Source: an optimization exercise on an open RTL-to-GDS flow (aim: small area and a short achievable clock period). Production flows keep margins and buffers that such runs may drop. Where RTL was checked, it was by simulation tests only, not by an equivalence proof against the original. The series may have gaps, and a smaller design here may also do less where the tests do not look. No functional check of the RTL was part of runs 2 and 3. Power and IR drop assume default switching activity.

$ cat design/flow/config.mk
export PLATFORM = sky130hd
export DESIGN_NAME = ula_top
export DESIGN_NICKNAME = ula_top
export VERILOG_FILES = /design/flow/design.v
export SDC_FILE = /design/flow/constraint.sdc
export NUM_CORES = 4
export LEC_CHECK = 0
export CAP_MARGIN = 20
export CORE_MARGIN = 2
export CORE_UTILIZATION = 50
export SLEW_MARGIN = 20
$ cat design/flow/constraint.sdc
create_clock -name core_clock -period 80.0 [get_ports {clk}]
set_input_delay 16.0000 -clock core_clock [delete_from_list [all_inputs] [get_ports {clk}]]
set_output_delay 16.0000 -clock core_clock [all_outputs]
set_load 0.01 [all_outputs]
$ cat design/flow/design.v
module ula (
    input wire [31:0] operand_a,
    input wire [31:0] operand_b,
    input wire [3:0] opcode,
    input wire [31:0] hold_result,
    input wire [1:0] hold_compareResult,
    input wire [1:0] hold_errorFlag,
    output reg [31:0] result,
    output reg [1:0] overflow,
    output reg [1:0] compareResult,
    output reg [1:0] errorFlag
);
    parameter ADD = 4'b0011;
    parameter SUB = 4'b0100;
    parameter MUL = 4'b0101;
    parameter DIV = 4'b0110;
    parameter AND = 4'b0111;
    parameter OR  = 4'b1000;
    parameter SHL = 4'b1001;
    parameter SHR = 4'b1010;
    parameter CMP = 4'b1011;
    parameter NOT = 4'b1100;
    always @* begin
        result = hold_result;
        compareResult = hold_compareResult;
        errorFlag = hold_errorFlag;
        overflow = 2'b00;
        case (opcode)
            ADD: begin
                result = operand_a + operand_b;
            end
            SUB: begin
                result = operand_a - operand_b;
            end
            MUL: begin
                result = operand_a * operand_b;
            end
            DIV: begin
                if (operand_b != 0) begin
                    result = operand_a / operand_b;
                end else begin
		    result = 32'b0;
		    errorFlag = 1;
                end
            end
            AND: begin
                result = operand_a & operand_b;
            end
            OR: begin
                result = operand_a | operand_b;
            end
            NOT: begin
                result = ~operand_a;
            end
            SHL: begin
                result = operand_a << operand_b;
            end
            SHR: begin
                result = operand_a >> operand_b;
            end
            CMP: begin
                if (operand_a == operand_b) begin
                    compareResult = 2'b00; 	 
                end else if (operand_a > operand_b) begin
                    compareResult = 2'b01; 	 
                end else begin
                    compareResult = 2'b10; 	 
                end
            end
            default: begin
		result = 32'b0;
            end
        endcase
    end
endmodule
module ula_top (
    input wire clk,
    input wire rst,
    input wire [31:0] operand_a,
    input wire [31:0] operand_b,
    input wire [3:0] opcode,
    output reg [31:0] result,
    output reg [1:0] overflow,
    output reg [1:0] compareResult,
    output reg [1:0] errorFlag
);
    reg [31:0] a_q, b_q;
    reg [3:0] op_q;
    wire [31:0] alu_result;
    wire [1:0] alu_overflow, alu_compareResult, alu_errorFlag;
    ula alu (
        .operand_a(a_q),
        .operand_b(b_q),
        .opcode(op_q),
        .hold_result(result),
        .hold_compareResult(compareResult),
        .hold_errorFlag(errorFlag),
        .result(alu_result),
        .overflow(alu_overflow),
        .compareResult(alu_compareResult),
        .errorFlag(alu_errorFlag)
    );
    always @(posedge clk) begin
        a_q <= operand_a;
        b_q <= operand_b;
        op_q <= opcode;
    end
    always @(posedge clk) begin
        if (rst) begin
            result <= 32'b0;
            overflow <= 2'b00;
            compareResult <= 2'b00;
            errorFlag <= 2'b00;
        end else begin
            result <= alu_result;
            overflow <= alu_overflow;
            compareResult <= alu_compareResult;
            errorFlag <= alu_errorFlag;
        end
    end
endmodule
$ cat design/flow/run.sh
#!/bin/bash
# synth_recipe.tcl (not shown) runs the flow's synth.tcl, then flattens the netlist and writes it again
# the make line also repeats each setting of config.mk as NAME=value (left out here)
make -C /OpenROAD-flow-scripts/flow DESIGN_CONFIG=/design/flow/config.mk WORK_HOME=/design/flow/orfs CLKGATE_MAP_FILE= SYNTH_SCRIPT=/design/flow/synth_recipe.tcl finish
### Cells colored by class, run 1

Bar = 100 µm.
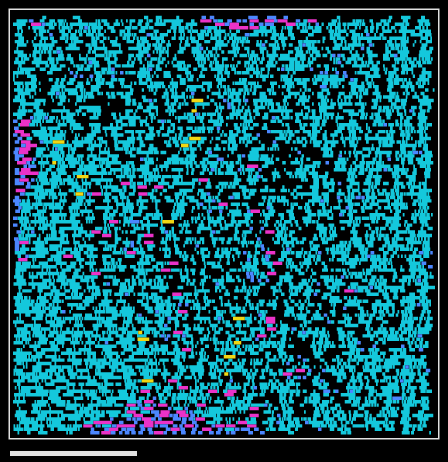
remaining buffers and delay cells: in blue, cells 313, share of their area 4.6%. clock drivers and dummy loads: in yellow, cells 16, share of their area 0.54%. remaining logic cells: in cyan, cells 7,200, share of their area 91%. registers: in magenta, cells 103, share of their area 3.6%.
sequential share of cell area: 3.52%
final core utilization: 54.2%
row count: 121
cell area after layout: 0.0592 mm²

### Local utilization, run 1

Bar = 100 µm. 34 x 34 tiles, from dark blue (low) to red (high), 0 to 100% covered.
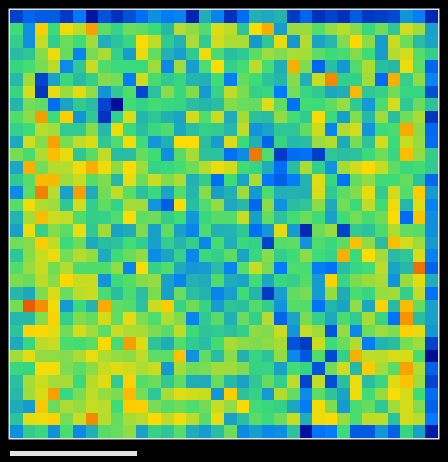
5.4% of the tiles are over 75% full. The fullest tile reaches 90%. The mean over all tiles is 51%.

### Routing congestion, run 1

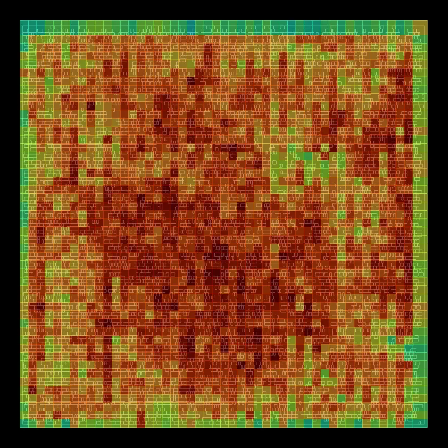
global-route usage over all layers: 48.6%
met1 GRT Util: 61.6%

### Clock network drawn from the DEF, run 1

Bar = 100 µm.
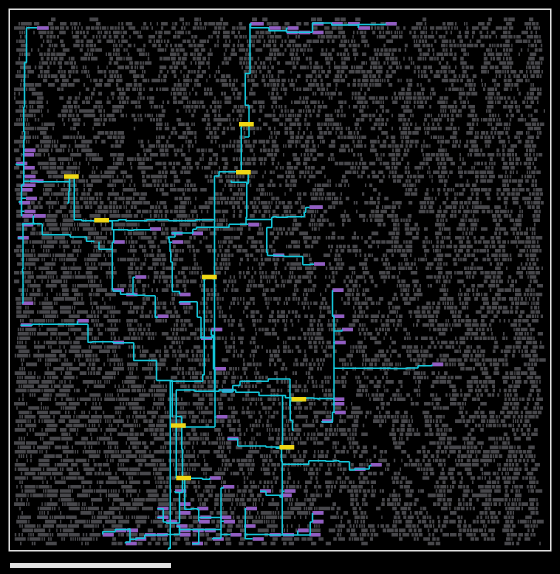
clock wires: in cyan, length 2,730 µm. clock-net drivers: in yellow, count 9. flip-flops: in purple, count 103.
There are 10 routed clock nets.
setup clock skew after layout: 0.0360 ns
latest clock arrival within the worst-skew pair: 0.45 ns

==> results.rst, run 1 <==
.. list-table::
   :header-rows: 1

   * - Metric
     - Value
   * - Final critical-path setup slack
     - 4.21 ns
   * - Synth top area share
     - 17.0%
   * - Met2 GRT Util
     - 68.6%
   * - Global-route met3 utilization
     - 16.7%
   * - Count of cells along the worst register-to-register path
     - 293
   * - Complex-gate fraction of the synthesized area
     - 26.5%
   * - Result of the run
     - finished clean
   * - Number of unique standard cell types used by synthesis
     - between 100 and 150
   * - Dominant combinational cell family by area after synthesis
     - adder cells
   * - Arithmetic-cell share of the synthesized area counting full adders, half adders and majority gates
     - between 30% and 40%
   * - Highest fanout seen on the critical path
     - 46
   * - DP HPWL
     - 219 mm
   * - Sequential share of the synthesized area
     - 3.73%
   * - Routed length per instance
     - around 31 µm
   * - Post-Synthesis Cells
     - 7,669
   * - Number of combinational gates with multiple inputs
     - 6,513
   * - I/O pin total
     - 108
   * - Crit start category
     - flop
   * - Hold violation count in the final report
     - 0
   * - Buffers from clock root to sink, at most
     - 2
   * - Number of endpoints failing setup at the final stage
     - 0
   * - Number of pins exceeding their max-slew limit in the final report
     - 0
   * - Hold-fix buffer count after cts
     - 0
   * - Power of the combinational group
     - 2080 µW
   * - Clock network share of area
     - 0.526%
   * - Sum of negative setup slack
     - 0 ns
   * - Count of port buffers added during placement
     - 104
   * - Starting density of the core
     - between 50% and 60%
   * - Timing-limited maximum frequency
     - about 13 MHz
   * - Area taken by flip-flops and latches
     - 0.00208 mm²
   * - Post-Synth Simple-Gate Area
     - 21.8%
   * - Area of the placeable core
     - 0.109 mm²
   * - Worst path bufs/invs
     - 20
   * - Post_cts resized
     - 6
   * - Most used cells in the layout excluding fill and tap cells
     - nand2_1 (949), nor2_1 (759), ha_1 (750)
   * - Longest individual stage delay on the worst path
     - 0.66 ns
   * - Leak
     - 0.0274 µW
   * - Number of max-cap violations
     - 0
   * - Share of cells above drive strength 1
     - around 7.4%
   * - Kind of cell adding the most delay to the critical path
     - compound AO/OA/AOI/OAI gates
   * - Crit path kind
     - flop to flop
   * - Clk network pwr share
     - roughly 2.5%
   * - Dominant register cell in the synthesized netlist
     - dfxtp_1
   * - Transition time at the pin with the least slew margin
     - approximately 1.3 ns
   * - Clock tree root buffer cell
     - clkbuf_16
   * - Reg-to-reg critical path startpoint
     - b_q[0]$_DFF_P_
   * - Most repeated cell in the gate-level netlist after synthesis
     - nand2_1
   * - Number of setup buffers added after CTS
     - 1
   * - First-pass GRT wire length
     - about 400 mm
   * - Detailed-route wire length
     - 282 mm
   * - Multi-input logic area
     - 0.0497 mm²
   * - Sequential share of power
     - 3.2%
   * - Cell repeated most along the worst path
     - ha_1
   * - Die Ht
     - ~340 µm
   * - Antenna cells
     - 13
   * - Clk pin slew, worst setup/hold paths
     - 0.11 ns
--- run 2 (changed files replaced; the others as in run 1) ---
==> design/flow/design.v <==
module ula_row #(parameter W = 8, parameter STYLE = 0) (
    input  wire [W-1:0] x,
    input  wire [W-1:0] y,
    input  wire         ci,
    output wire [W-1:0] s,
    output wire         co
);
    genvar j, l;
    generate
        if (STYLE == 2) begin : g_op
            assign {co, s} = {1'b0, x} + {1'b0, y} + {{W{1'b0}}, ci};
        end else if (STYLE == 0 || W < 2) begin : g_rip
            wire [W:0] c;
            assign c[0] = ci;
            for (j = 0; j < W; j = j + 1) begin : g_b
                assign s[j] = x[j] ^ y[j] ^ c[j];
                assign c[j+1] = (x[j] & y[j]) | ((x[j] ^ y[j]) & c[j]);
            end
            assign co = c[W];
        end else begin : g_skl
            localparam N = W + 1;
            localparam L = $clog2(N);
            wire [N-1:0] g [0:L];
            wire [N-1:0] p [0:L];
            wire [W-1:0] h = x ^ y;
            assign g[0] = {x & y, ci};
            assign p[0] = {h, 1'b0};
            for (l = 0; l < L; l = l + 1) begin : g_l
                for (j = 0; j < N; j = j + 1) begin : g_n
                    if ((j >> l) & 1) begin : g_c
                        assign g[l+1][j] = g[l][j] | (p[l][j] & g[l][((j >> l) << l) - 1]);
                        assign p[l+1][j] = p[l][j] & p[l][((j >> l) << l) - 1];
                    end else begin : g_p
                        assign g[l+1][j] = g[l][j];
                        assign p[l+1][j] = p[l][j];
                    end
                end
            end
            assign s = h ^ g[L][W-1:0];
            assign co = g[L][W];
        end
    endgenerate
endmodule
module ula_top (
    input wire clk,
    input wire rst,
    input wire [31:0] operand_a,
    input wire [31:0] operand_b,
    input wire [3:0] opcode,
    output reg [31:0] result,
    output wire [1:0] overflow,
    output reg [1:0] compareResult,
    output wire [1:0] errorFlag
);
    parameter K1 = 11;        
    parameter M3 = 6;        
    parameter FASTW = 6;     
    parameter STYLE_FAST = 1;
    localparam ADD = 4'd3, SUB = 4'd4, MUL = 4'd5, DIV = 4'd6, AND = 4'd7,
               OR = 4'd8, SHL = 4'd9, SHR = 4'd10, CMP = 4'd11, NOT = 4'd12;
    genvar i;
    wire [31:0] A = operand_a;
    wire [31:0] B = operand_b;
    wire [3:0] OP = opcode;
    wire big = |B[31:5];
    wire bz = ~|B;
    wire [31:0] oh = 32'd1 << B[4:0];
    wire is_mul = (OP == MUL) | ((OP == SHL) & ~big);
    wire is_div = ((OP == DIV) & ~bz) | ((OP == SHR) & ~big);
    wire is_as  = (OP == ADD) | (OP == SUB);
    wire neg0   = (OP == SUB) | (OP == CMP) | is_div;
    wire [31:0] dv = (OP == SHR) ? oh : B;         
    wire [31:0] mb = (OP == SHL) ? oh : B;         
    wire [31:0] yraw = is_mul ? A : dv;
    wire [31:0] y0 = neg0 ? ~yraw : yraw;
    wire [31:0] hz;
    assign hz[0] = 1'b1;
    generate for (i = 1; i < 32; i = i + 1) begin : g_hz
        assign hz[i] = ~|dv[31:32-i];
    end endgenerate
    wire [31:0] en0 = is_mul ? mb : is_div ? hz : {31'b0, is_as};
    wire [31:0] x0 = ((OP == ADD) | (OP == SUB) | (OP == CMP) | is_div) ? A :
                     (OP == AND) ? (A & B) :
                     (OP == OR)  ? (A | B) :
                     (OP == NOT) ? ~A : 32'b0;
    wire [31:0] xs [0:32];
    wire [31:0] sel;
    wire [31:0] ys [0:32];
    wire [31:0] ens [0:32];
    wire negs [0:32];
    wire divs [0:32];
    reg [31:0] x1, y1, en1;
    reg [K1-1:0] q1;
    reg neg1, div1, cmp1, dz1;
    reg [31:0] x2, y2;
    reg [M3-1:0] en2;
    reg [31-M3:0] q2;
    reg neg2, div2;
    assign xs[32] = x0; assign ys[32] = y0; assign ens[32] = en0;
    assign negs[32] = neg0; assign divs[32] = is_div;
    generate for (i = 31; i >= 0; i = i - 1) begin : g_row
        localparam W = 32 - i;
        wire [31:0] xin = (i == 31 - K1) ? x1 : (i == M3 - 1) ? x2 : xs[i+1];
        wire [31:0] yin = (i == 31 - K1) ? y1 : (i == M3 - 1) ? y2 : ys[i+1];
        wire [31:0] ein = (i == 31 - K1) ? en1 : (i == M3 - 1) ? {{(32-M3){1'b0}}, en2} : ens[i+1];
        wire nin = (i == 31 - K1) ? neg1 : (i == M3 - 1) ? neg2 : negs[i+1];
        wire din = (i == 31 - K1) ? div1 : (i == M3 - 1) ? div2 : divs[i+1];
        wire [W-1:0] s;
        wire co;
        ula_row #(.W(W), .STYLE(W >= FASTW ? STYLE_FAST : 0)) row (
            .x(xin[31:i]), .y(yin[W-1:0]), .ci(nin), .s(s), .co(co));
        assign sel[i] = ein[i] & (co | ~din);
        if (i > 0) begin : g_n
            assign xs[i] = {sel[i] ? s : xin[31:i], xin[i-1:0]};
        end else begin : g_z
            assign xs[i] = sel[i] ? s : xin;
        end
        assign ys[i] = yin; assign ens[i] = ein; assign negs[i] = nin; assign divs[i] = din;
    end endgenerate
    always @(posedge clk) begin
        x1 <= xs[32 - K1];
        y1 <= y0;
        en1 <= en0;
        q1 <= sel[31:32-K1];
        neg1 <= neg0;
        div1 <= is_div;
        cmp1 <= (OP == CMP);
        dz1 <= (OP == DIV) & bz;
    end
    wire eq = &(x1 ^ y1);            
    wire [32:0] cmpd = {1'b0, x1} + {1'b0, y1} + 33'd1;
    wire ge = cmpd[32];
    reg err;
    always @(posedge clk) begin
        if (rst) begin
            x2 <= 32'b0; en2 <= {M3{1'b0}}; div2 <= 1'b0;
        end else if (!cmp1) begin
            x2 <= xs[M3]; y2 <= y1; en2 <= en1[M3-1:0]; q2 <= {q1, sel[31-K1:M3]};
            neg2 <= neg1; div2 <= div1;
        end
        if (rst) compareResult <= 2'b00;
        else if (cmp1) compareResult <= eq ? 2'b00 : ge ? 2'b01 : 2'b10;
        if (rst) err <= 1'b0;
        else if (dz1) err <= 1'b1;
    end
    always @* result = div2 ? {q2, sel[M3-1:0]} : xs[0];
    assign overflow = 2'b00;
    assign errorFlag = {1'b0, err};
endmodule
==> results.rst, run 2 <==
.. list-table::
   :header-rows: 1

   * - Metric
     - Value
   * - Count of port buffers added during placement
     - 104
   * - Result of the run
     - finished clean
   * - Wire length on met1
     - 63.1 mm
   * - Hold-fix buffer count after cts
     - 0
   * - Sequential share of the synthesized area
     - 12.3%
   * - Detailed-route wire length
     - 138 mm
   * - Clk pin slew, worst setup/hold paths
     - 0.06 ns
   * - Clock buffers created by TritonCTS
     - 24
   * - Die Ht
     - 278 µm
   * - RD Place Congestion
     - 0.990
   * - Synth top area share
     - between 10% and 20%
   * - Met1 GRT Util
     - roughly 50%
   * - First-pass GRT wire length
     - 210 mm
   * - Kind of cell adding the most delay to the critical path
     - compound AO/OA/AOI/OAI gates
   * - DP HPWL
     - 110 mm
   * - Hold violation count in the final report
     - 0
   * - Dominant combinational cell family by area after synthesis
     - compound AO/OA/AOI/OAI gates
   * - Dominant register cell in the synthesized netlist
     - dfxtp_1
   * - Routed length per instance
     - 23.8 µm
   * - Crit start category
     - flop
   * - Clock network share of area
     - 2.10%
   * - Highest fanout seen on the critical path
     - 31
   * - I/O pin total
     - around 110
   * - Number of combinational gates with multiple inputs
     - 4,193
   * - Arithmetic-cell share of the synthesized area counting full adders, half adders and majority gates
     - 24.0%
   * - Timing-limited maximum frequency
     - 21.3 MHz
   * - Number of max-cap violations
     - 0
   * - Number of pins exceeding their max-slew limit in the final report
     - 0
   * - Crit path kind
     - flop to flop
   * - Cell repeated most along the worst path
     - ha_1
   * - Share of cells above drive strength 1
     - 6.91%
   * - Topmost layer with routed signal wires
     - met5
   * - Sequential share of power
     - 14.1%
   * - Row count
     - 100
   * - Global-route usage over all layers
     - about a third
   * - Global-route met3 utilization
     - 4.56%
   * - Multi-input logic area
     - 0.0314 mm²
   * - Longest individual stage delay on the worst path
     - slightly below 1 ns
   * - Clock tree root buffer cell
     - clkbuf_16
   * - Most repeated cell in the gate-level netlist after synthesis
     - ha_1
   * - Sum of met3 wire segment lengths after detailed routing
     - 11.0 mm
   * - Clock buffer cells
     - 32
   * - Post_cts resized
     - 0
   * - Count of cells along the worst register-to-register path
     - between 150 and 200
   * - Leak
     - 0.0187 µW
   * - Cell area after layout
     - ~0.040 mm²
   * - Reg-to-reg critical path startpoint
     - y1[9]$_DFF_P_
   * - Met2 GRT Util
     - between 50% and 60%
   * - Post-Synth Simple-Gate Area
     - between 10% and 20%
   * - Number of unique standard cell types used by synthesis
     - 110
   * - Area taken by flip-flops and latches
     - 0.00462 mm²
   * - Final critical-path setup slack
     - 33.00 ns
   * - Number of setup buffers added after CTS
     - 0
   * - Buffers from clock root to sink, at most
     - 3
   * - Area of the placeable core
     - 0.0743 mm²
   * - Power of the combinational group
     - 691 µW
### Clock network drawn from the DEF, run 2

Bar = 100 µm.
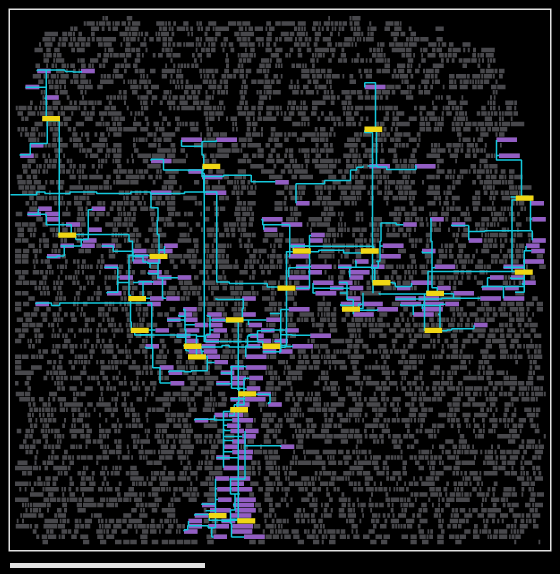
clock wires: in cyan, length 3,200 µm. flip-flops: in purple, count 201. clock-net drivers: in yellow, count 24.
There are 25 routed clock nets.
Clk network pwr share: 12.6%
setup clock skew after layout: 0.0403 ns
clock group total power: 118 µW

### A small window of the routed layout, run 2

Window x 124 to 154, y 124 to 154 µm. Cells in gray, sequential cells in the stronger gray; small squares are vias.
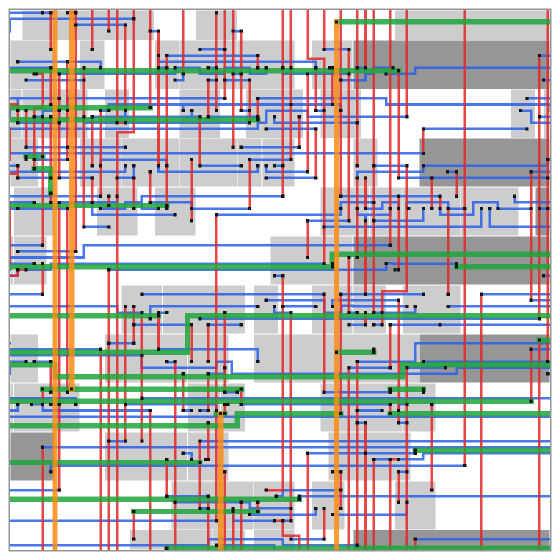
M3: in green. M1: in blue. M4: in orange. M2: in red.
Most frequent: ha_1 (8), nand2b_1 (5), nand2_1 (5). 60 logic cells have their middle in the window. Sequential cells in the window: 4.

### Placed standard cells, run 2

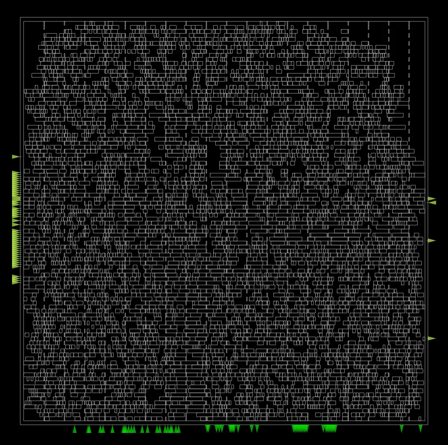

==> run 3, diff against run 2 <==
--- a/design/flow/design.v
+++ b/design/flow/design.v
@@ -129,13 +129,19 @@
     end
-    wire eq = &(x1 ^ y1);            
-    wire [32:0] cmpd = {1'b0, x1} + {1'b0, y1} + 33'd1;
-    wire ge = cmpd[32];
+    wire [31:0] cp = x1 ^ y1;
+    wire [32:0] cc;
+    assign cc[0] = 1'b1;
+    generate for (i = 0; i < 32; i = i + 1) begin : g_cmp
+        assign cc[i+1] = cp[i] ? cc[i] : x1[i];
+    end endgenerate
+    wire eq = &cp;
+    wire ge = cc[32];
+    wire [31:0] res;
     reg err;
     always @(posedge clk) begin
-        if (rst) begin
-            x2 <= 32'b0; en2 <= {M3{1'b0}}; div2 <= 1'b0;
-        end else if (!cmp1) begin
-            x2 <= xs[M3]; y2 <= y1; en2 <= en1[M3-1:0]; q2 <= {q1, sel[31-K1:M3]};
-            neg2 <= neg1; div2 <= div1;
-        end
+        x2 <= rst ? 32'b0 : cmp1 ? res : xs[M3];
+        en2 <= (rst | cmp1) ? {M3{1'b0}} : en1[M3-1:0];
+        div2 <= ~(rst | cmp1) & div1;
+        y2 <= y1;
+        q2 <= {q1, sel[31-K1:M3]};
+        neg2 <= neg1;
         if (rst) compareResult <= 2'b00;
@@ -145,3 +151,4 @@
     end
-    always @* result = div2 ? {q2, sel[M3-1:0]} : xs[0];
+    assign res = div2 ? {q2, sel[M3-1:0]} : xs[0];
+    always @* result = res;
     assign overflow = 2'b00;
==> design/flow/flow/run.sh (new file) <==
#!/bin/bash
set -euo pipefail
bash standard.sh SETUP_SLACK_MARGIN=44 finish > standard_make.log 2>&1
==> design/flow/standard.sh (new file) <==
#!/bin/bash
# synth_recipe.tcl (not shown) runs the flow's synth.tcl, then flattens the netlist and writes it again
# the make line also repeats each setting of config.mk as NAME=value (left out here)
make -C /OpenROAD-flow-scripts/flow DESIGN_CONFIG=/design/flow/config.mk WORK_HOME=/design/flow/orfs CLKGATE_MAP_FILE= SYNTH_SCRIPT=/design/flow/synth_recipe.tcl "${@:-finish}"
--- a/design/flow/config.mk
+++ b/design/flow/config.mk
@@ -7,2 +7,3 @@
 export LEC_CHECK = 0
+export ABC_AREA = 1
 export CAP_MARGIN = 20
removed: design/flow/run.sh
### Placed standard cells, run 3

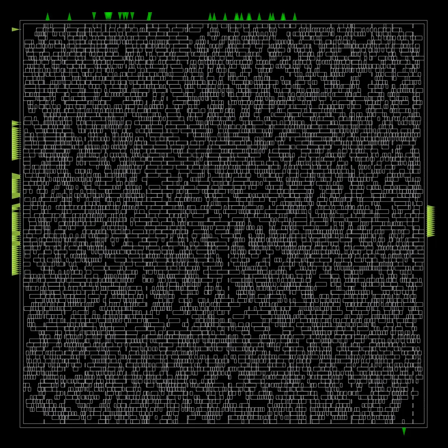
final core utilization: 57.9%
# Taps: 959
final-layout fill cell count: 7,280
sequential share of cell area: 9.58%
final cell count without fillers: 6,970

### Routing congestion, run 3

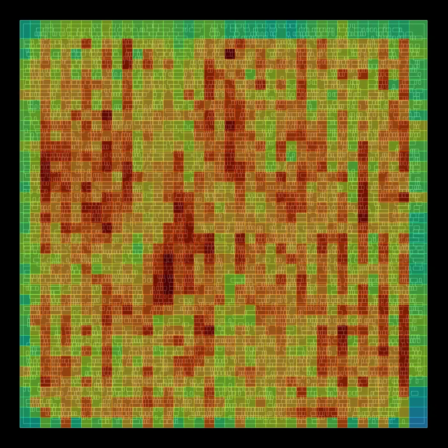
routed length per instance: 19.9 µm
Top Usage Layer GRT: met2
global-route met3 utilization: 4.22%
met2 GRT Util: 55.3%
met1 GRT Util: 49.8%

==> results.rst, run 3 <==
.. list-table::
   :header-rows: 1

   * - Metric
     - Value
   * - Antenna cells
     - 0
   * - Clock network share of area
     - under 10%
   * - Crit path kind
     - primary input to flop
   * - Number of max-cap violations
     - 0
   * - Timing-limited maximum frequency
     - 28.9 MHz
   * - I/O pin total
     - 108
   * - Arithmetic-cell share of the synthesized area counting full adders, half adders and majority gates
     - a little under a quarter
   * - Buffers from clock root to sink, at most
     - 3
   * - RD Place Congestion
     - between 0.9 and 1
   * - Most repeated cell in the gate-level netlist after synthesis
     - nand2_1
   * - Clk pin slew, worst setup/hold paths
     - 0.06 ns
   * - Leak
     - 0.0225 µW
   * - Number of unique standard cell types used by synthesis
     - 70
   * - Longest individual stage delay on the worst path
     - 0.41 ns
   * - Hold violation count in the final report
     - 0
   * - Dominant register cell in the synthesized netlist
     - dfxtp_1
   * - Area taken by flip-flops and latches
     - around 0.0040 mm²
   * - Topmost layer with routed signal wires
     - met4
   * - Final critical-path setup slack
     - 45.40 ns
   * - Crit start category
     - primary input
   * - Highest fanout seen on the critical path
     - 12
   * - Complex-gate fraction of the synthesized area
     - 13.2%
   * - Sum of met3 wire segment lengths after detailed routing
     - 11.5 mm
   * - Hold-fix buffer count after cts
     - 0
   * - Most used cells in the layout excluding fill and tap cells
     - nand2_1 (1,739), nand3_1 (663), inv_1 (587)
   * - Clock buffers created by TritonCTS
     - 25
   * - Number of pins exceeding their max-slew limit in the final report
     - 0
   * - Power of the combinational group
     - about 640 µW
   * - Sequential share of the synthesized area
     - ~11%
   * - Global-route usage over all layers
     - 34.8%
   * - Clock tree root buffer cell
     - clkbuf_16
   * - Reg-to-reg critical path startpoint
     - y1[3]$_DFF_P_
   * - Die Ht
     - 274 µm
   * - Row count
     - 99
   * - Clock group total power
     - 126 µW
   * - Sum of negative setup slack
     - 0 ns
   * - Sequential share of power
     - roughly 14%
   * - Cell area after layout
     - 0.0421 mm²
   * - Synth top area share
     - 18.2%
   * - Result of the run
     - finished clean
   * - First-pass GRT wire length
     - 204 mm
   * - Number of endpoints failing setup at the final stage
     - 0
   * - Worst path bufs/invs
     - 17
   * - Transition time at the pin with the least slew margin
     - 1.23 ns
==> run 4, diff against run 3 <==
--- a/design/flow/design.v
+++ b/design/flow/design.v
@@ -21,3 +21,3 @@
             localparam N = W + 1;
-            localparam L = $clog2(N);
+            localparam L = (N <= 2) ? 1 : (N <= 4) ? 2 : (N <= 8) ? 3 : (N <= 16) ? 4 : (N <= 32) ? 5 : 6;
             wire [N-1:0] g [0:L];
==> results.rst, run 4 <==
.. list-table::
   :header-rows: 1

   * - Metric
     - Value
   * - Final critical-path setup slack
     - 45.40 ns
   * - Clock tree root buffer cell
     - clkbuf_16
   * - Transition time at the pin with the least slew margin
     - 1.23 ns
   * - Longest individual stage delay on the worst path
     - 0.41 ns
   * - Topmost layer with routed signal wires
     - met4
   * - Arithmetic-cell share of the synthesized area counting full adders, half adders and majority gates
     - 23.5%
   * - Dominant combinational cell family by area after synthesis
     - simple AND/OR/NAND/NOR gates
   * - Hold violation count in the final report
     - 0
   * - Number of max-cap violations
     - 0
   * - Sum of negative setup slack
     - 0 ns
   * - Synth top area share
     - 18.2%
   * - DP HPWL
     - 104 mm
   * - Sequential share of the synthesized area
     - 11.0%
   * - Multi-input logic area
     - 0.0304 mm²
   * - Reg-to-reg critical path startpoint
     - y1[3]$_DFF_P_
   * - Area of the placeable core
     - around 0.073 mm²
   * - Setup clock skew after layout
     - approximately 0.031 ns
   * - Row count
     - 99
   * - First-pass GRT wire length
     - slightly above 200 mm
   * - Number of combinational gates with multiple inputs
     - 4,812
   * - Result of the run
     - finished clean
   * - Clock buffer cells
     - 28
   * - Buffers from clock root to sink, at most
     - 3
   * - Number of endpoints failing setup at the final stage
     - 0
   * - Final core utilization
     - approximately 58%
   * - Global-route usage over all layers
     - between 30% and 40%
   * - Area taken by flip-flops and latches
     - between 0.004 and 0.005 mm²
### Cells colored by class, run 4

Bar = 100 µm.
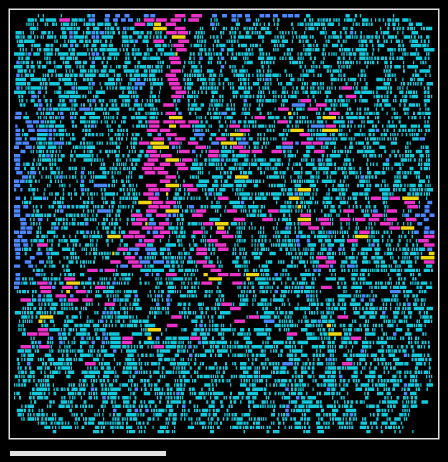
remaining logic cells: in cyan, cells 5,461, share of their area 81%. registers: in magenta, cells 201, share of their area 9.9%. remaining buffers and delay cells: in blue, cells 303, share of their area 7.1%. clock drivers and dummy loads: in yellow, cells 46, share of their area 2.2%.

### Local utilization, run 4

Bar = 100 µm. 27 x 27 tiles, from dark blue (low) to red (high), 0 to 100% covered.
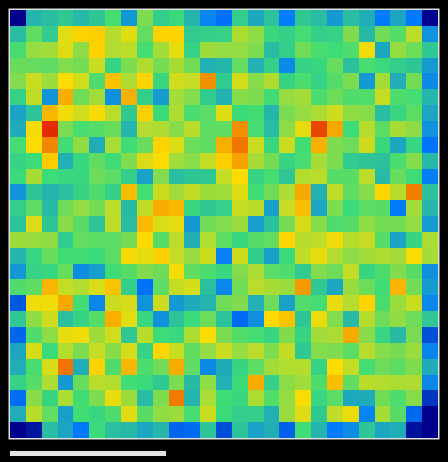
0.70% of the tiles are nearly empty. The fullest tile reaches 95%. 7.5% of the tiles are over 75% full.

==> run 5, diff against run 4 <==
--- a/design/flow/design.v
+++ b/design/flow/design.v
@@ -56,3 +56,3 @@
     parameter M3 = 6;        
-    parameter FASTW = 6;     
+    parameter FASTW = 2;     
     parameter STYLE_FAST = 1;
==> design/flow/flow/run.sh (replaced) <==
#!/bin/bash
set -euo pipefail
bash standard.sh SETUP_SLACK_MARGIN=46 finish > standard_make.log 2>&1
--- a/design/flow/config.mk
+++ b/design/flow/config.mk
@@ -10,3 +10,3 @@
 export CORE_MARGIN = 2
-export CORE_UTILIZATION = 50
+export CORE_UTILIZATION = 60
 export SLEW_MARGIN = 20
### Local utilization, run 5

Bar = 100 µm. 25 x 25 tiles, from dark blue (low) to red (high), 0 to 100% covered.
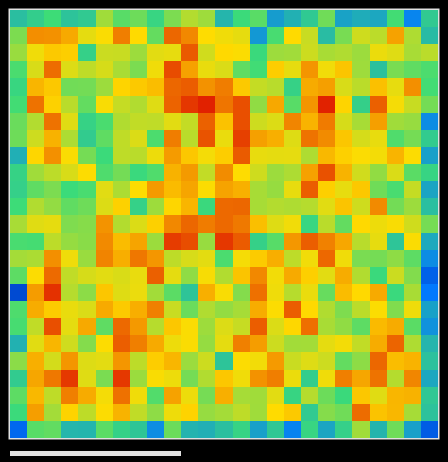
32% of the tiles are over 75% full. The mean over all tiles is 67%. The fullest tile reaches 96%.
final core utilization: 71.7%
starting density of the core: 60.4%
area of the placeable core: 0.0601 mm²

### Clock network drawn from the DEF, run 5

Bar = 100 µm.
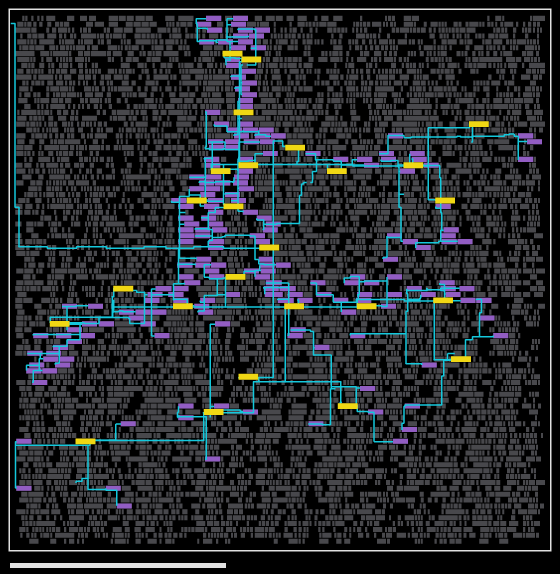
clock-net drivers: in yellow, count 25. flip-flops: in purple, count 201. clock wires: in cyan, length 3,130 µm.
There are 26 routed clock nets.
Clk network pwr share: 13.6%
setup clock skew after layout: 0.0478 ns
latest clock arrival within the worst-skew pair: 0.57 ns
clock group total power: 122 µW

==> results.rst, run 5 <==
.. list-table::
   :header-rows: 1

   * - Metric
     - Value
   * - Number of combinational gates with multiple inputs
     - between 4,000 and 5,000
   * - RD Place Congestion
     - 1.06
   * - Transition time at the pin with the least slew margin
     - between 1 and 1.5 ns
   * - Count of cells along the worst register-to-register path
     - 274
   * - Area taken by flip-flops and latches
     - 0.00403 mm²
   * - Count of port buffers added during placement
     - roughly 100
   * - Worst path bufs/invs
     - 14
   * - Antenna cells
     - 0
   * - Sequential share of cell area
     - 9.36%
   * - Result of the run
     - finished clean
   * - Global-route usage over all layers
     - 40.6%
   * - Number of pins exceeding their max-slew limit in the final report
     - 0
   * - Hold violation count in the final report
     - 0
   * - Final critical-path setup slack
     - 46.82 ns
   * - Buffers from clock root to sink, at most
     - 3
   * - Most used cells in the layout excluding fill and tap cells
     - nand2_1 (1,683), nand3_1 (662), inv_1 (550)
   * - Dominant combinational cell family by area after synthesis
     - simple AND/OR/NAND/NOR gates
   * - Final cell count without fillers
     - around 6,800
   * - # Taps
     - 782
   * - Sequential share of the synthesized area
     - 11.1%
   * - Dominant register cell in the synthesized netlist
     - dfxtp_1
   * - DP HPWL
     - 98.9 mm
   * - First-pass GRT wire length
     - 201 mm
   * - Post-Synthesis Cells
     - 5,777
   * - Clock buffer cells
     - 27
   * - Clk pin slew, worst setup/hold paths
     - 0.06 ns
   * - Complex-gate fraction of the synthesized area
     - around an eighth
   * - Number of max-cap violations
     - 0
   * - Hold-fix buffer count after cts
     - 0
   * - Power of the combinational group
     - 649 µW
   * - Detailed-route wire length
     - 135 mm
   * - Share of cells above drive strength 1
     - between 10% and 20%
   * - Timing-limited maximum frequency
     - around 30 MHz
   * - Cell repeated most along the worst path
     - nand2_1
   * - Arithmetic-cell share of the synthesized area counting full adders, half adders and majority gates
     - 23.7%
   * - Clock tree root buffer cell
     - clkbuf_16
   * - Topmost layer with routed signal wires
     - met5
   * - Sum of negative setup slack
     - 0 ns
   * - Met2 GRT Util
     - 62.6%
   * - Global-route met3 utilization
     - under 10%
   * - Final-layout fill cell count
     - 5,273
   * - Number of endpoints failing setup at the final stage
     - 0
   * - Number of unique standard cell types used by synthesis
     - 66
### A small window of the routed layout, run 5

Window x 110 to 140, y 110 to 140 µm. Cells in gray, sequential cells in the stronger gray; small squares are vias.
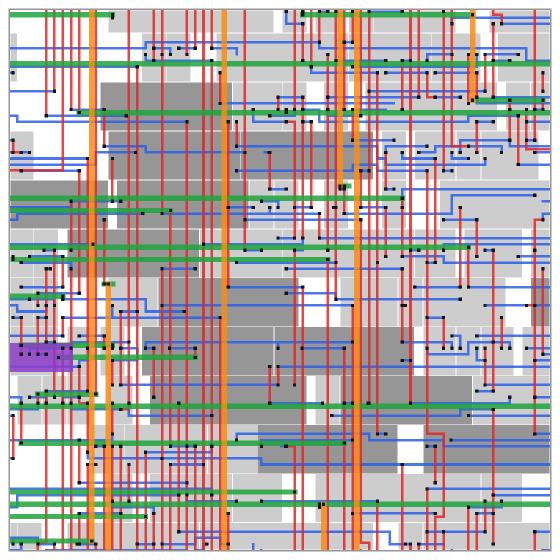

==> run 6, diff against run 5 <==
--- a/design/flow/design.v
+++ b/design/flow/design.v
@@ -67,6 +67,7 @@
     wire [31:0] oh = 32'd1 << B[4:0];
-    wire is_mul = (OP == MUL) | ((OP == SHL) & ~big);
-    wire is_div = ((OP == DIV) & ~bz) | ((OP == SHR) & ~big);
+    wire is_mul = (OP == MUL) | (OP == SHL);
+    wire is_div = (OP == DIV) | (OP == SHR);
     wire is_as  = (OP == ADD) | (OP == SUB);
     wire neg0   = (OP == SUB) | (OP == CMP) | is_div;
+    wire zero0  = ((OP == DIV) & bz) | (((OP == SHL) | (OP == SHR)) & big);
     wire [31:0] dv = (OP == SHR) ? oh : B;         
@@ -78,3 +79,3 @@
     generate for (i = 1; i < 32; i = i + 1) begin : g_hz
-        assign hz[i] = ~|dv[31:32-i];
+        assign hz[i] = (OP == SHR) ? (B[4:0] <= 31 - i) : ~|B[31:32-i];
     end endgenerate
@@ -93,3 +94,3 @@
     reg [K1-1:0] q1;
-    reg neg1, div1, cmp1, dz1;
+    reg neg1, div1, cmp1, dz1, zero1;
     reg [31:0] x2, y2;
@@ -128,2 +129,3 @@
         dz1 <= (OP == DIV) & bz;
+        zero1 <= zero0;
     end
@@ -140,5 +142,5 @@
     always @(posedge clk) begin
-        x2 <= rst ? 32'b0 : cmp1 ? res : xs[M3];
-        en2 <= (rst | cmp1) ? {M3{1'b0}} : en1[M3-1:0];
-        div2 <= ~(rst | cmp1) & div1;
+        x2 <= (rst | zero1) ? 32'b0 : cmp1 ? res : xs[M3];
+        en2 <= (rst | cmp1 | zero1) ? {M3{1'b0}} : en1[M3-1:0];
+        div2 <= ~(rst | cmp1 | zero1) & div1;
         y2 <= y1;
### A small window of the routed layout, run 6

Window x 110 to 140, y 110 to 140 µm. Cells in gray, sequential cells in the stronger gray; small squares are vias.
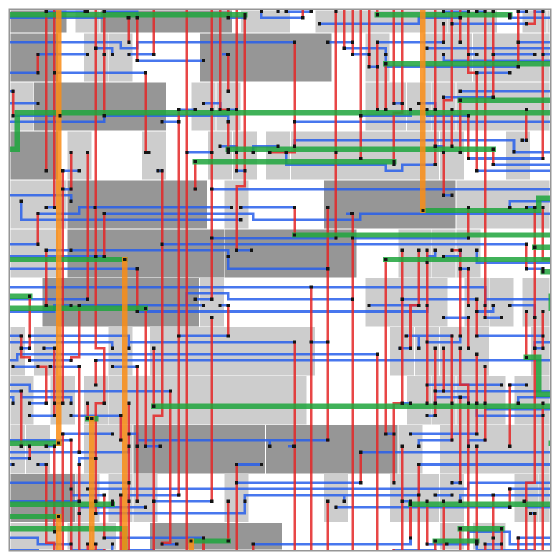
M2: in red. M3: in green. M1: in blue. M4: in orange.
74 logic cells have their middle in the window. Sequential cells in the window: 10. Most frequent: nand2_1 (30). Netlist names of flops here include y2 (4), en1 (2), x1 (2).

==> results.rst, run 6 <==
.. list-table::
   :header-rows: 1

   * - Metric
     - Value
   * - Buffers from clock root to sink, at most
     - 3
   * - Clock tree root buffer cell
     - clkbuf_16
   * - Arithmetic-cell share of the synthesized area counting full adders, half adders and majority gates
     - 23.6%
   * - Cell repeated most along the worst path
     - nand2_1
   * - I/O pin total
     - 108
   * - Routed length per instance
     - 19.8 µm
   * - Synth top area share
     - 17.4%
   * - Clk network pwr share
     - a little under a tenth
   * - Final-layout fill cell count
     - 5,315
   * - Kind of cell adding the most delay to the critical path
     - simple AND/OR/NAND/NOR gates
   * - Sum of met3 wire segment lengths after detailed routing
     - 15.0 mm
   * - Most used cells in the layout excluding fill and tap cells
     - nand2_1 (1,604), nand3_1 (636), inv_1 (604)
   * - Dominant register cell in the synthesized netlist
     - dfxtp_1
   * - Reg-to-reg critical path startpoint
     - y1[11]$_DFF_P_
   * - Multi-input logic area
     - ~0.03 mm²
   * - # Taps
     - between 700 and 800
   * - Met1 GRT Util
     - 54.9%
   * - Hold violation count in the final report
     - 0
   * - Number of max-cap violations
     - 0
   * - Global-route usage over all layers
     - 40.4%
   * - Clock network share of area
     - 2.05%
   * - Post-Synthesis Cells
     - a little under 6,000
   * - Highest fanout seen on the critical path
     - 35
   * - Cell area after layout
     - roughly 0.043 mm²
   * - Sequential share of power
     - 10.6%
   * - Crit start category
     - flop
   * - Number of combinational gates with multiple inputs
     - 4,786
   * - Die Ht
     - ~250 µm
   * - Count of port buffers added during placement
     - 104
   * - Number of endpoints failing setup at the final stage
     - 0
   * - Clk pin slew, worst setup/hold paths
     - 0.07 ns
   * - Clock buffers created by TritonCTS
     - 24
   * - Result of the run
     - finished clean
   * - Topmost layer with routed signal wires
     - met5
### Cells colored by class, run 6

Bar = 100 µm.
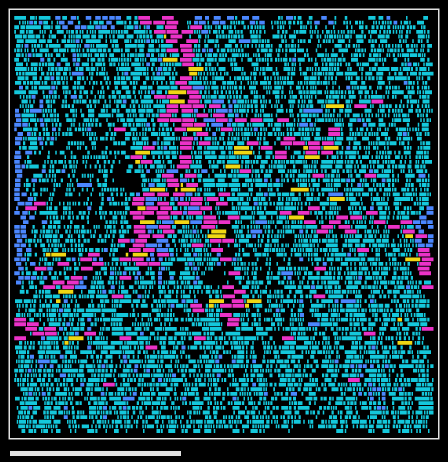
remaining logic cells: in cyan, cells 5,454, share of their area 80%. registers: in magenta, cells 202, share of their area 9.7%. remaining buffers and delay cells: in blue, cells 340, share of their area 7.8%. clock drivers and dummy loads: in yellow, cells 44, share of their area 2.1%.
sequential share of cell area: 9.50%
area of the placeable core: 0.0602 mm²
row count: 90
final core utilization: 71.0%

==> run 7, diff against run 6 <==
==> design/flow/flow/run.sh (replaced) <==
#!/bin/bash
set -euo pipefail
bash standard.sh SETUP_SLACK_MARGIN=47 cts > standard_make_cts.log 2>&1
bash standard.sh SETUP_SLACK_MARGIN=46 finish > standard_make_finish.log 2>&1
### Placed standard cells, run 7

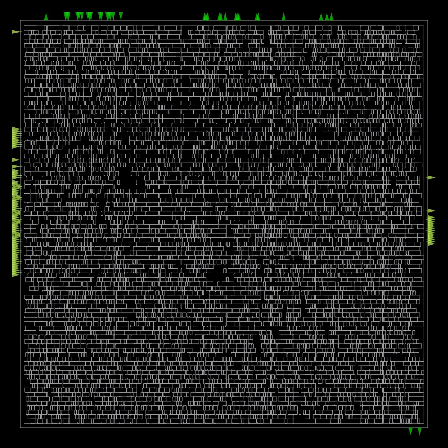
final cell count without fillers: 6,817
final-layout fill cell count: 5,365
# Taps: 782
Seq cells: 202
final core utilization: 70.9%

==> results.rst, run 7 <==
.. list-table::
   :header-rows: 1

   * - Metric
     - Value
   * - Result of the run
     - finished clean
   * - Crit path kind
     - flop to output pin
   * - Setup clock skew after layout
     - 0.0124 ns
   * - Sum of negative setup slack
     - 0 ns
   * - Transition time at the pin with the least slew margin
     - 0.881 ns
   * - Highest fanout seen on the critical path
     - 35
   * - Clock tree root buffer cell
     - clkbuf_16
   * - Sum of met3 wire segment lengths after detailed routing
     - 15.6 mm
   * - Clock network share of area
     - under 10%
   * - Starting density of the core
     - 60.7%
   * - Count of port buffers added during placement
     - 104
   * - Post_cts resized
     - approximately 260
   * - Detailed-route wire length
     - 135 mm
   * - Area of the placeable core
     - 0.0602 mm²
   * - Number of unique standard cell types used by synthesis
     - 76
   * - Count of cells along the worst register-to-register path
     - between 200 and 300
   * - Final critical-path setup slack
     - around 47 ns
   * - Met2 GRT Util
     - 63.5%
   * - Power of the combinational group
     - 1010 µW
   * - Global-route usage over all layers
     - 41.4%
   * - Sequential share of the synthesized area
     - 11.1%
   * - Met1 GRT Util
     - between 50% and 60%
   * - DP HPWL
     - 98.5 mm
   * - Number of combinational gates with multiple inputs
     - 4,784
   * - Top Usage Layer GRT
     - met2
### Routing congestion, run 7

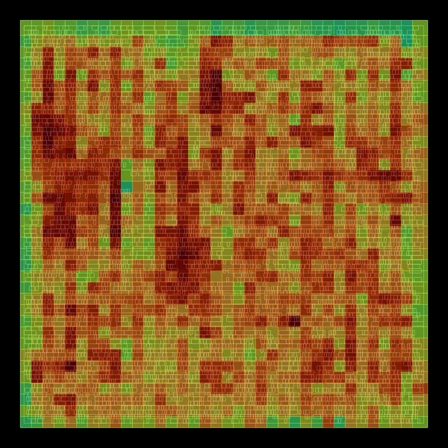
routed length per instance: 19.9 µm
global-route met3 utilization: 8.60%

==> run 8, diff against run 7 <==
--- a/design/flow/design.v
+++ b/design/flow/design.v
@@ -72,5 +72,4 @@
     wire zero0  = ((OP == DIV) & bz) | (((OP == SHL) | (OP == SHR)) & big);
-    wire [31:0] dv = (OP == SHR) ? oh : B;         
-    wire [31:0] mb = (OP == SHL) ? oh : B;         
-    wire [31:0] yraw = is_mul ? A : dv;
+    wire [31:0] bv = ((OP == SHL) | (OP == SHR)) ? oh : B;
+    wire [31:0] yraw = is_mul ? A : bv;
     wire [31:0] y0 = neg0 ? ~yraw : yraw;
@@ -81,3 +80,3 @@
     end endgenerate
-    wire [31:0] en0 = is_mul ? mb : is_div ? hz : {31'b0, is_as};
+    wire [31:0] en0 = is_mul ? bv : is_div ? hz : {31'b0, is_as};
     wire [31:0] x0 = ((OP == ADD) | (OP == SUB) | (OP == CMP) | is_div) ? A :
==> design/flow/flow/run.sh (replaced) <==
#!/bin/bash
set -euo pipefail
bash standard.sh SETUP_SLACK_MARGIN=46 finish > standard_make.log 2>&1
### Local utilization, run 8

Bar = 100 µm. 25 x 25 tiles, from dark blue (low) to red (high), 0 to 100% covered.
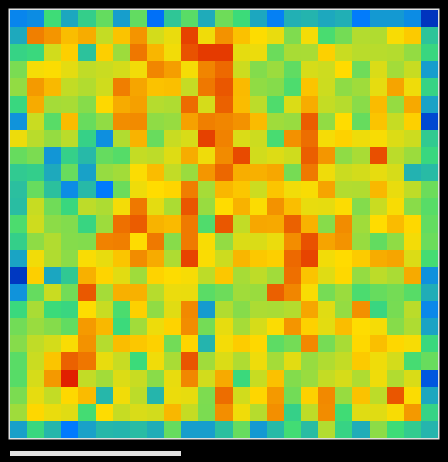
The fullest tile reaches 96%. The mean over all tiles is 66%. 29% of the tiles are over 75% full.

### Cells colored by class, run 8

Bar = 100 µm.
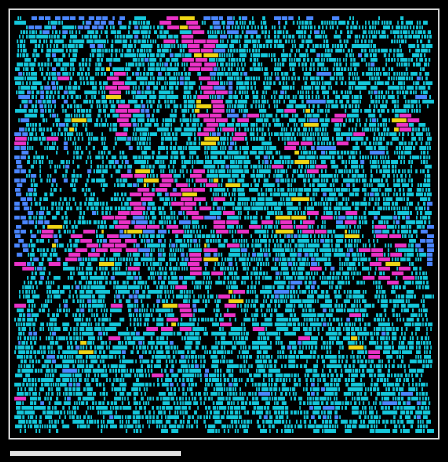
remaining buffers and delay cells: in blue, cells 332, share of their area 7.7%. registers: in magenta, cells 202, share of their area 9.8%. clock drivers and dummy loads: in yellow, cells 48, share of their area 2.1%. remaining logic cells: in cyan, cells 5,385, share of their area 80%.
area of the placeable core: 0.0604 mm²
cell area after layout: 0.0425 mm²
sequential share of cell area: 9.55%
final core utilization: 70.4%

==> results.rst, run 8 <==
.. list-table::
   :header-rows: 1

   * - Metric
     - Value
   * - Post-Synth Simple-Gate Area
     - 35.1%
   * - Power of the combinational group
     - 943 µW
   * - Clk network pwr share
     - 10.2%
   * - Final critical-path setup slack
     - about 47 ns
   * - Starting density of the core
     - 60.6%
   * - Wire length on met1
     - 57.0 mm
   * - Dominant register cell in the synthesized netlist
     - dfxtp_1
   * - Antenna cells
     - 3
   * - Post_cts resized
     - 124
   * - Synth Area in XOR/XNOR
     - 6.66%
   * - Latest clock arrival within the worst-skew pair
     - 0.61 ns
   * - Sum of negative setup slack
     - 0 ns
   * - Transition time at the pin with the least slew margin
     - 1.10 ns
   * - Buffers from clock root to sink, at most
     - 3
   * - Timing-limited maximum frequency
     - 30.1 MHz
   * - Global-route met3 utilization
     - 8.02%
   * - Cell repeated most along the worst path
     - nand2_1
   * - Area taken by flip-flops and latches
     - 0.00406 mm²
   * - Final-layout fill cell count
     - between 5,000 and 6,000
   * - Clk pin slew, worst setup/hold paths
     - 0.06 ns
   * - Seq cells
     - 202
   * - First-pass GRT wire length
     - 201 mm
   * - Sequential share of power
     - 11.2%
   * - Top Usage Layer GRT
     - met2
   * - Crit path kind
     - flop to output pin
   * - Clock group total power
     - approximately 120 µW
   * - Topmost layer with routed signal wires
     - met4
   * - Dominant combinational cell family by area after synthesis
     - simple AND/OR/NAND/NOR gates
   * - Kind of cell adding the most delay to the critical path
     - simple AND/OR/NAND/NOR gates
   * - Routed length per instance
     - about 20 µm
   * - Clock buffer cells
     - 28
   * - Post-Synthesis Cells
     - 5,701
   * - Number of max-cap violations
     - 0
   * - Count of port buffers added during placement
     - around 100
   * - Highest fanout seen on the critical path
     - 29
   * - DP HPWL
     - 101 mm
   * - Complex-gate fraction of the synthesized area
     - 14.3%
   * - I/O pin total
     - roughly 110
   * - # Taps
     - 782
   * - Setup clock skew after layout
     - 0.0441 ns
   * - Sequential share of the synthesized area
     - 11.1%
   * - Clock tree root buffer cell
     - clkbuf_16
   * - Multi-input logic area
     - 0.0306 mm²
   * - Most used cells in the layout excluding fill and tap cells
     - nand2_1 (1,561), nand3_1 (624), inv_1 (623)
   * - Number of global-route vias before repair
     - 34,996
   * - Global-route usage over all layers
     - 40.8%
   * - Leak
     - 0.0224 µW
   * - Clock network share of area
     - 2.07%
   * - Die Ht
     - 251 µm
   * - Count of cells along the worst register-to-register path
     - 258
   * - Final cell count without fillers
     - 6,752
   * - Number of setup buffers added after CTS
     - 29
   * - Detailed-route wire length
     - 136 mm
   * - Met1 GRT Util
     - between 50% and 60%
   * - Met2 GRT Util
     - 61.3%
   * - Row count
     - 90
   * - Share of cells above drive strength 1
     - 13.6%
   * - Crit start category
     - flop
   * - Synth top area share
     - 16.8%
   * - Result of the run
     - finished clean

==> layout pictures side by side <==
Placed standard cells.
image #1
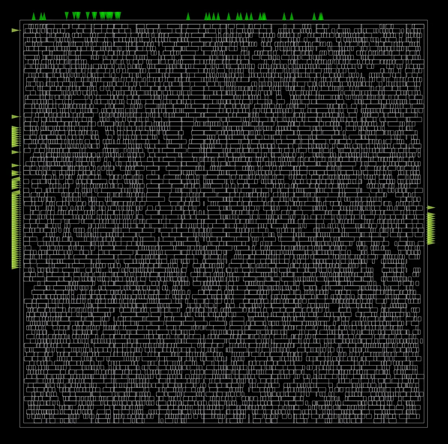
image #2
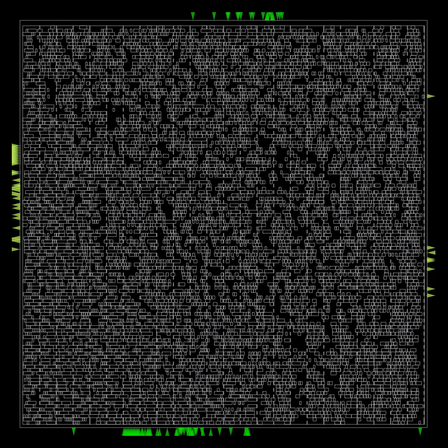
| picture | from |
|---|---|
| image #1 | run 5 |
| image #2 | run 1 |
- highest utilization: image #1
- most sequential cells: image #1


## Gallery

Local utilization.
Plate I
Bar = 100 µm. 25 x 25 tiles, from dark blue (low) to red (high), 0 to 100% covered.
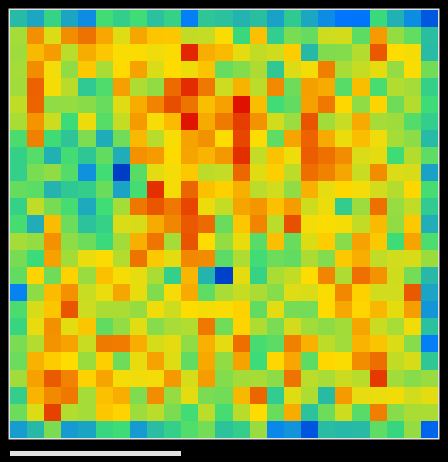
Plate II
Bar = 100 µm. 28 x 28 tiles, from dark blue (low) to red (high), 0 to 100% covered.
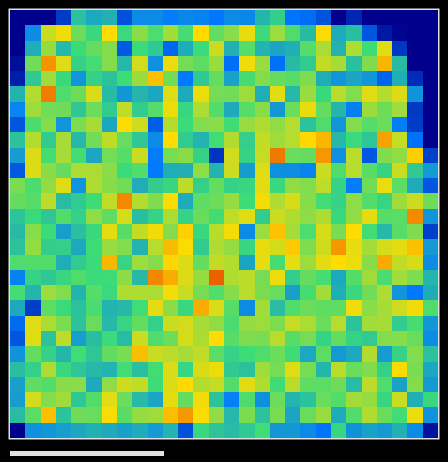
Of these, highest utilization: Plate I
Plate I comes from run 7.
Plate II comes from run 2.

Key to Plate I:
32% of the tiles are over 75% full. The mean over all tiles is 66%. The fullest tile reaches 98%.

-- re-timing with driven ports --
Ports are ideal in the flow. The routed layouts listed here were re-timed in OpenROAD.
Step 1 sets driving cells, clkbuf_16 on the clock port and buf_2 on the other inputs (assumed; they add their load-dependent delay and slew).
Step 2 adds t to the input delays and takes it off the output delays; t is the mean of the earliest and latest rising clock arrival at the registers after step 1. Input paths then give back, and output paths get back, about the clock's delay inside the block.
Slacks: ideal ports / drivers / drivers and shift; pairs: ideal ports / drivers.
run	t (ns)	slack for setup (ns)	worst setup path at the end	worst slew at a driven data input, ns	cell pins on the clock port's net
run 1	0.489	4.207 / 4.207 / 4.207	register to register	0.08	1
run 2	0.623	32.996 / 32.996 / 32.996	register to register	0.05	1
run 3	0.632	45.399 / 45.346 / 44.816	input to register	0.05	1
run 4	0.632	45.399 / 45.346 / 44.816	input to register	0.05	1
run 5	0.611	46.824 / 46.762 / 46.351	input to register	0.04	1
run 6	0.619	47.053 / 46.993 / 46.493	input to register	0.06	1
run 7	0.621	47.002 / 46.942 / 46.519	input to register	0.06	1
run 8	0.646	46.823 / 46.763 / 46.597	input to register	0.08	1
After both steps every run listed still meets setup and hold.
